Background: an optimization exercise with open tools, aiming at small area, a short achievable clock period and few clock cycles. Do not read the settings as production practice.
Only simulation tests tie the RTL to the original design; equivalence was not proved.

[flow/constraint.sdc]
create_clock -name core_clock -period 30.0 [get_ports {clk}]
set_input_delay 6.0000 -clock core_clock [delete_from_list [all_inputs] [get_ports {clk}]]
set_output_delay 6.0000 -clock core_clock [all_outputs]
set_load 0.01 [all_outputs]
[flow/design.v]
module divider
  #(parameter I_WIDTH = 16,
              F_WIDTH = 16,
              OUT_I_WIDTH = 16,
              OUT_F_WIDTH = 16)  
(
  input signed [I_WIDTH+F_WIDTH-1:0] N_in, D_in,
  input clk, rst, in_valid,
  output reg ready, out_valid,
  output reg signed [I_WIDTH+F_WIDTH-1:0] out
);
  parameter IDLE = 0,
            SHIFT = 1,
            ITERATE = 2,
            DONE = 3;
  localparam A = 32'h2_D2D2D2D,
             B = 32'h1_E1E1E1E;
  localparam iter = 4;
  reg [$clog2(I_WIDTH+F_WIDTH)-1:0] shift_counter;
  reg [$clog2(iter)-1:0] iter_counter;
  reg signed [I_WIDTH+F_WIDTH-1:0] N, D, X;
  wire signed [OUT_I_WIDTH+2*OUT_F_WIDTH-1:0] inter_1, feedback;
  wire signed [I_WIDTH+F_WIDTH-1:0] X_in, inter_2;
  reg signed [3*OUT_I_WIDTH+3*OUT_F_WIDTH-1:0] out_in , out_in_shift_1, out_in_shift_2;
  reg [1:0] state;
  reg negative;
  assign X_in = X + feedback[OUT_I_WIDTH+2*OUT_F_WIDTH-1 -: I_WIDTH+F_WIDTH];
  assign inter_1 = D*X;
  assign inter_2 = {{OUT_I_WIDTH-4{1'b0}},4'b1,{OUT_F_WIDTH{1'b0}}}  -inter_1[OUT_I_WIDTH+2*OUT_F_WIDTH-1 -: OUT_I_WIDTH+OUT_F_WIDTH];
  assign feedback = inter_2*X;
  always @ (*) begin
    out_in = X_in*N;
    if (OUT_F_WIDTH > F_WIDTH) begin
      out_in_shift_1 = out_in<<<(OUT_F_WIDTH-F_WIDTH);
    end
    else begin
      out_in_shift_1 = out_in>>>(F_WIDTH-OUT_F_WIDTH);
    end
    if (shift_counter <= I_WIDTH)
      out_in_shift_2 = out_in_shift_1 >>> (I_WIDTH - shift_counter);
    else
      out_in_shift_2 = out_in_shift_1 <<< (shift_counter - I_WIDTH);
  end
  always @ (posedge clk) begin
    case (state)
    IDLE : begin
      if (in_valid) begin
      	N <= N_in;
        if (D_in < 0) begin
          negative <= 1;
           D <= -D_in;
        end
        else begin
           negative <= 0;
           D <= D_in;
        end
        shift_counter <= 0;
        iter_counter <= 0;
      end
    end
    SHIFT : begin
      if ( D[I_WIDTH+F_WIDTH-1] == 1) begin
        D <= {{OUT_I_WIDTH{1'b0}},D[I_WIDTH+F_WIDTH-1 -: OUT_F_WIDTH]};
        X <=  {{OUT_I_WIDTH-4{1'b0}},A[I_WIDTH+F_WIDTH-1 -: 4+OUT_F_WIDTH]} - {{OUT_I_WIDTH-4{1'b0}},B[I_WIDTH+F_WIDTH-1 -: 4+(OUT_F_WIDTH)/2]}*{{OUT_I_WIDTH{1'b0}},D[I_WIDTH+F_WIDTH-1 -: OUT_F_WIDTH/2]};        
      end
      else begin
      	D <= D<<1;
        shift_counter <= shift_counter + 1;
      end
    end
    ITERATE : begin
      X <= X_in;
      if (negative)
        out <= -out_in_shift_2[OUT_I_WIDTH+2*OUT_F_WIDTH-1 -: I_WIDTH+F_WIDTH];
      else
        out <= out_in_shift_2[OUT_I_WIDTH+2*OUT_F_WIDTH-1 -: I_WIDTH+F_WIDTH];
      iter_counter <= iter_counter + 1;        
    end
    endcase
  end
  always @ (posedge clk) begin
    if (rst) begin
      state <= IDLE;
    end
    else begin
      case (state) 
      IDLE : begin
        if (in_valid) begin
          state <= SHIFT;
        end
      end
      SHIFT : begin
        if ( D[I_WIDTH+F_WIDTH-1] == 1) begin
          state <= ITERATE;
      	end
      end
      ITERATE : begin
        if (iter_counter == iter-1 ) begin
          state <= DONE;
        end
      end
      DONE : begin
        state <= IDLE;
      end
      endcase
    end
  end
  always @ (*) begin
    ready = 0;
    out_valid = 0;
    case (state) 
    IDLE : ready = 1;
    DONE : out_valid = 1;  
    endcase
  end 
endmodule
[flow/run.sh]
#!/bin/bash
# synth_recipe.tcl (not shown) runs the flow's synth.tcl, then flattens the netlist and writes it again
# the make line also repeats each setting of config.mk as NAME=value (left out here)
make -C /OpenROAD-flow-scripts/flow DESIGN_CONFIG=/design/flow/config.mk WORK_HOME=/design/flow/orfs CLKGATE_MAP_FILE= SYNTH_SCRIPT=/design/flow/synth_recipe.tcl finish
[flow/config.mk]
export PLATFORM = sky130hd
export DESIGN_NAME = divider
export DESIGN_NICKNAME = divider
export VERILOG_FILES = /design/flow/design.v
export SDC_FILE = /design/flow/constraint.sdc
export NUM_CORES = 4
export LEC_CHECK = 0
export CAP_MARGIN = 20
export CORE_MARGIN = 2
export CORE_UTILIZATION = 40
export CTS_CLUSTER_DIAMETER = 60
export CTS_CLUSTER_SIZE = 20
export PLACE_DENSITY = 0.6
export SLEW_MARGIN = 20
Fig. 1: met3 routing
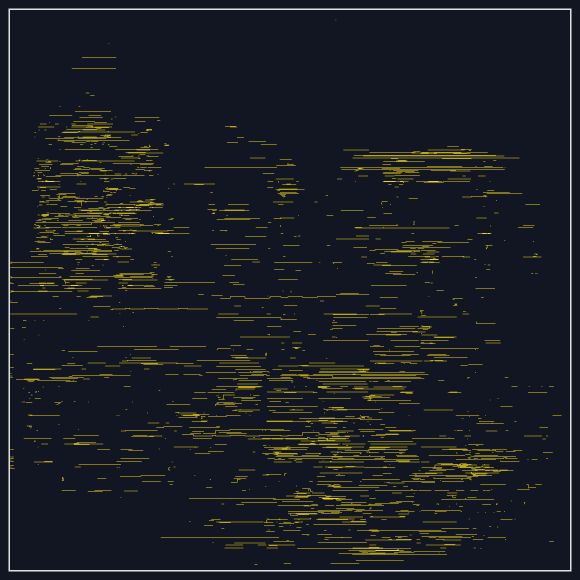
The layer holds 6.3% of the routed length. The layer carries 21.4 mm of wire. 831 nets have wire on it. The wires run mostly horizontal.
global routing met3 resource utilization: 2.91%
via count: 84.9k
final wirelength: 342000 um

Fig. 2: layout detail
Window x 112 to 152, y 112 to 152 um. Cells in grey, sequential cells in the stronger grey; small squares are vias.
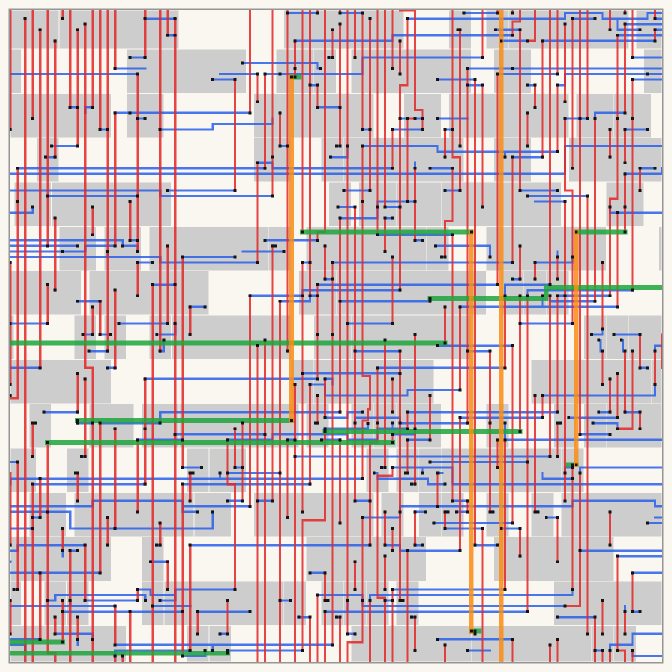
met1: marked blue. met4: marked orange. met2: marked red. met3: marked green.
Most frequent: fa_1 (35), inv_1 (30), and2_1 (20). 108 logic cells have their middle in the window. Sequential cells in the window: 0.

Fig. 3: sequential cells grouped by signal name
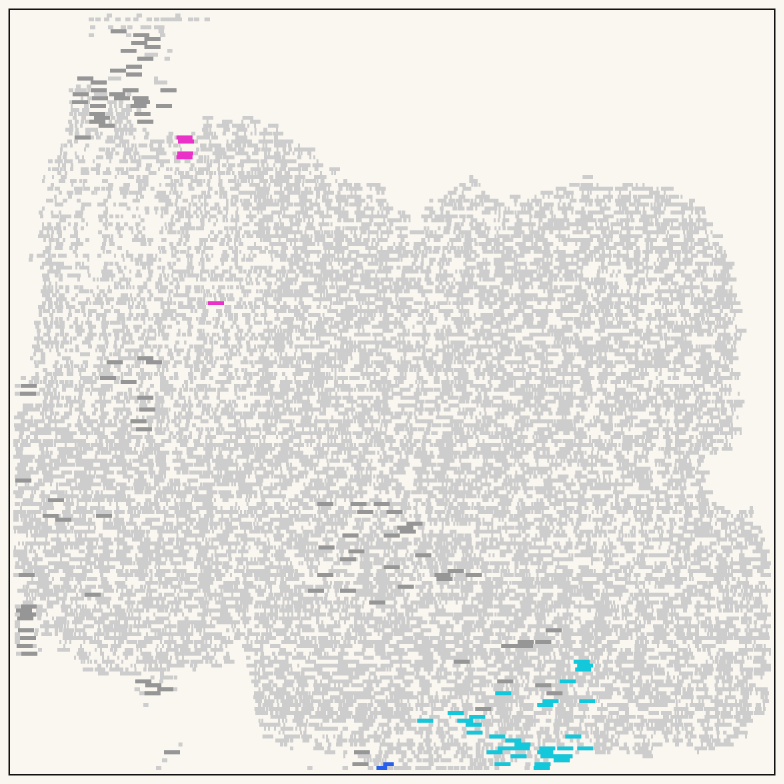
state: marked blue, sequential cells 2. shift_counter: marked magenta, sequential cells 5, where north-west. D: marked cyan, sequential cells 32.
Another 99 sequential cells are not coloured.
Seq area share: 3.41%

Fig. 4: cell placement
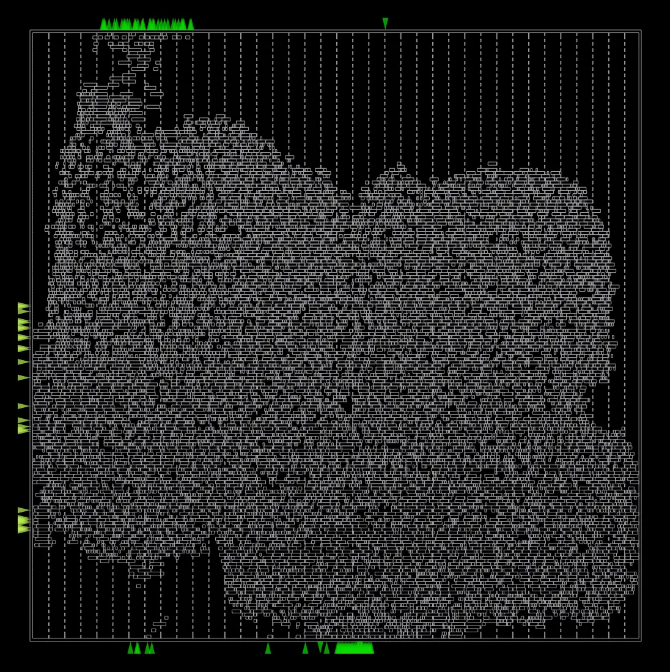
Finished Layout Cells: 16.0k
Final Util: 44.3%
Core Footprint: 273000 sq um
fillcell total: 26.6k

registers in the layout, summed over array words and instances, names as in the netlist:
name           cells
D                 32
N                 32
X                 32
out               32
shift_counter      5
iter_counter       2
state              2
negative           1
worst min-delay path, delay by kind of cell (launching register included):
| family | cells | cell delay [ps] |
|---|---|---|
| DFF | 1 | 360 |
| and+or+nand+nor | 2 | 160 |
synthesized netlist by cell type (68+ instances only):
cell type     n  area share (%)
fa_1       2769              51
inv_1      2466             8.4
nand2_1    1818             6.2
and2_1     1208             6.9
clkbuf_1    686             2.4
ha_1        611             7.0
nor2_1      312             1.1
a21oi_1     262             1.2
o21ai_0     209            0.95
xnor2_1     207             1.7
edfxtp_1    136             3.7
a21o_1      134            0.92
nor3_1      110            0.50
nand3_1      98            0.45
xor2_1       84            0.67
nand2b_1     68            0.39
cell families after synthesis:
logic type | synth area share [%]
xor+xnor | 2.40
compound gates | 7.20
simple gates | 17.2
flops | 3.76
buf+inv | 11.0
mux | 0.909
fa+ha+maj | 57.6
metal layers:
layer,part of all wire [%],GRT usage (%)
met5,0.020,0
met4,4.6,9.99
met3,6.2,2.91
met2,48,42.8
met1,41,32.9
placed cells by master (no fill, tap or decap), drive strengths merged, types with 22 or more instances in the layout:
master,instances
or2,25
fa,2769
nand2b,68
a22oi,22
a31oi,41
mux2i,50
nor3,116
or3,34
a211oi,53
buf,887
xnor2,208
and2,1210
a21o,134
o211ai,48
nand4,45
a21oi,267
o31ai,41
inv,2466
mux2,22
clkdlybuf4s50,100
nand3,98
edfxtp,136
ha,611
nor4,30
o21ai,231
a221oi,22
nand2,1818
o21bai,24
o21a,51
nor2,312
clkbuf,25
nor2b,29
and3,39
xor2,84
per-stage QoR:
step                instances  area (sq um)  setup slack (ps)
global route            16019        121000             -30.8
CTS                     15933        120000               678
detailed placement      15901        119000               827
finish                  16022        121000              1560
floorplan               12137        110000              3440
global placement        15901        119000               877
how the worst min path moves through the flow:
| stage | from | end | slack [ps] | cells past startpoint |
|---|---|---|---|---|
| after floorplan | state[0] | state[0] | 510 | 2 |
| after global placement | state[0] | state[0] | 540 | 2 |
| after detailed placement | state[0] | state[0] | 550 | 2 |
| after CTS | state[0] | state[0] | 560 | 2 |
| after global routing | iter_counter[0] | iter_counter[0] | 580 | 1 |
| final | state[0] | state[0] | 560 | 2 |
timing repair:
action                                  in CTS  in global routing
gates resized for setup                      0                 24
hold endpoints to repair                     0                  0
endpoints found under the setup margin       0                 31
buffers inserted                             0                 85
hold buffers                                 0                  0
cell type report:
class                      instances  area, sq um
fill                           26587       152000
multi-input combinational       8800        94100
inverter                        2472         9280
timing repair buffer             987         8250
tap                             3589         4490
sequential                       138         4120
clock buffer                      25          626
clock inverter                     7         65.1
antenna                            4         10.0
==> impl_metrics.env <==
export IMPL_synthesis_instances=12137
export IMPL_drc_errors=0
export IMPL_drt_iter0_markers=6392
export IMPL_synth_edff_count=136
export IMPL_ys_ff_latch=138
export IMPL_die_h_um=527
export IMPL_grt_overflow_total=0
export IMPL_ant_nets=0
export IMPL_run_status="no timing/DRC/antenna violations"
export IMPL_cp_startpoint="D[20]"
export IMPL_yosysWarnings=1
export IMPL_drive_gt1_share_pct=8.80
export IMPL_h_tree_depth=4
export IMPL_fmax_mhz=35.2
export IMPL_cp_end_kind="register"
export IMPL_die_w_um=527
export IMPL_clk_pin_slew_ps=100
export IMPL_port_buffer_count=100
export IMPL_die_area_sq_um=278000
export IMPL_holdWs_ps=557
export IMPL_clk_insertion_delay_late_ps=600
export IMPL_grt_use_total_pct=25.3
export IMPL_hold_path_class="register to register"
export IMPL_endpoint="out[26]"
export IMPL_synth_fp_nets=15584
export IMPL_path_depth=102
export IMPL_arrival_ps=28740
export IMPL_cts_root_buffer="clkbuf_16"
export IMPL_viasPerCell=5.30
export IMPL_ios=101
export IMPL_cpMostUsedCell="fa_1"
export IMPL_ff2ff_path_depth=102
export IMPL_slew_viol_final=0
export IMPL_crit_fanout=12
export IMPL_r2r_start="D[20]"
export IMPL_nNetsFinal=15871
export IMPL_timing_rr_end="out[26]"
export IMPL_tightest_slew_ps=1270
export IMPL_place_congestion=0.960
export IMPL_slowest_stage="edfxtp_1"
export IMPL_dr_pass1_iters=7
export IMPL_path_delay_family="adder cells"
export IMPL_start_util_pct=40.1
export IMPL_slowest_delay_ps=660
export IMPL_period_minus_slack_ps=28440
export IMPL_fin_skew_ps=50.6
export IMPL_max_slew_margin_pct=14.3
export IMPL_syn_area_per_cell_sq_um=9.03
export IMPL_clock_sinks=138
export IMPL_grt_max_degree=65
export IMPL_grt_pass1_wl_um=545000
export IMPL_cp_data_required_time_ps=30300
Testbench counts, summed over its fixed seeds: cycles 48,181.

port drivers added, routing unchanged:
In the flow no input, the clock included, has a driving cell. The finished layout below was timed again as built, in two steps.
Step 1 sets driving cells, clkbuf_16 on the clock port and buf_2 on the other inputs (assumed; they add their load-dependent delay and slew).
Step 2 adds t to the input delays and takes it off the output delays; t is the mean of the earliest and latest rising clock arrival at the registers after step 1. Input paths then give back, and output paths get back, about the clock's delay inside the block.
Three values: ideal ports, drivers, drivers and shift; two values: the first two.
shift t [ns]: 0.663
setup WS [ns]: 1.560 / 1.560 / 1.560
worst slew at a driven data input, ns: 0.09
After both steps this run still meets setup and hold. For this run, drivers alone change the setup slack by 0.000 ns; drivers and shift together by 0.000 ns.
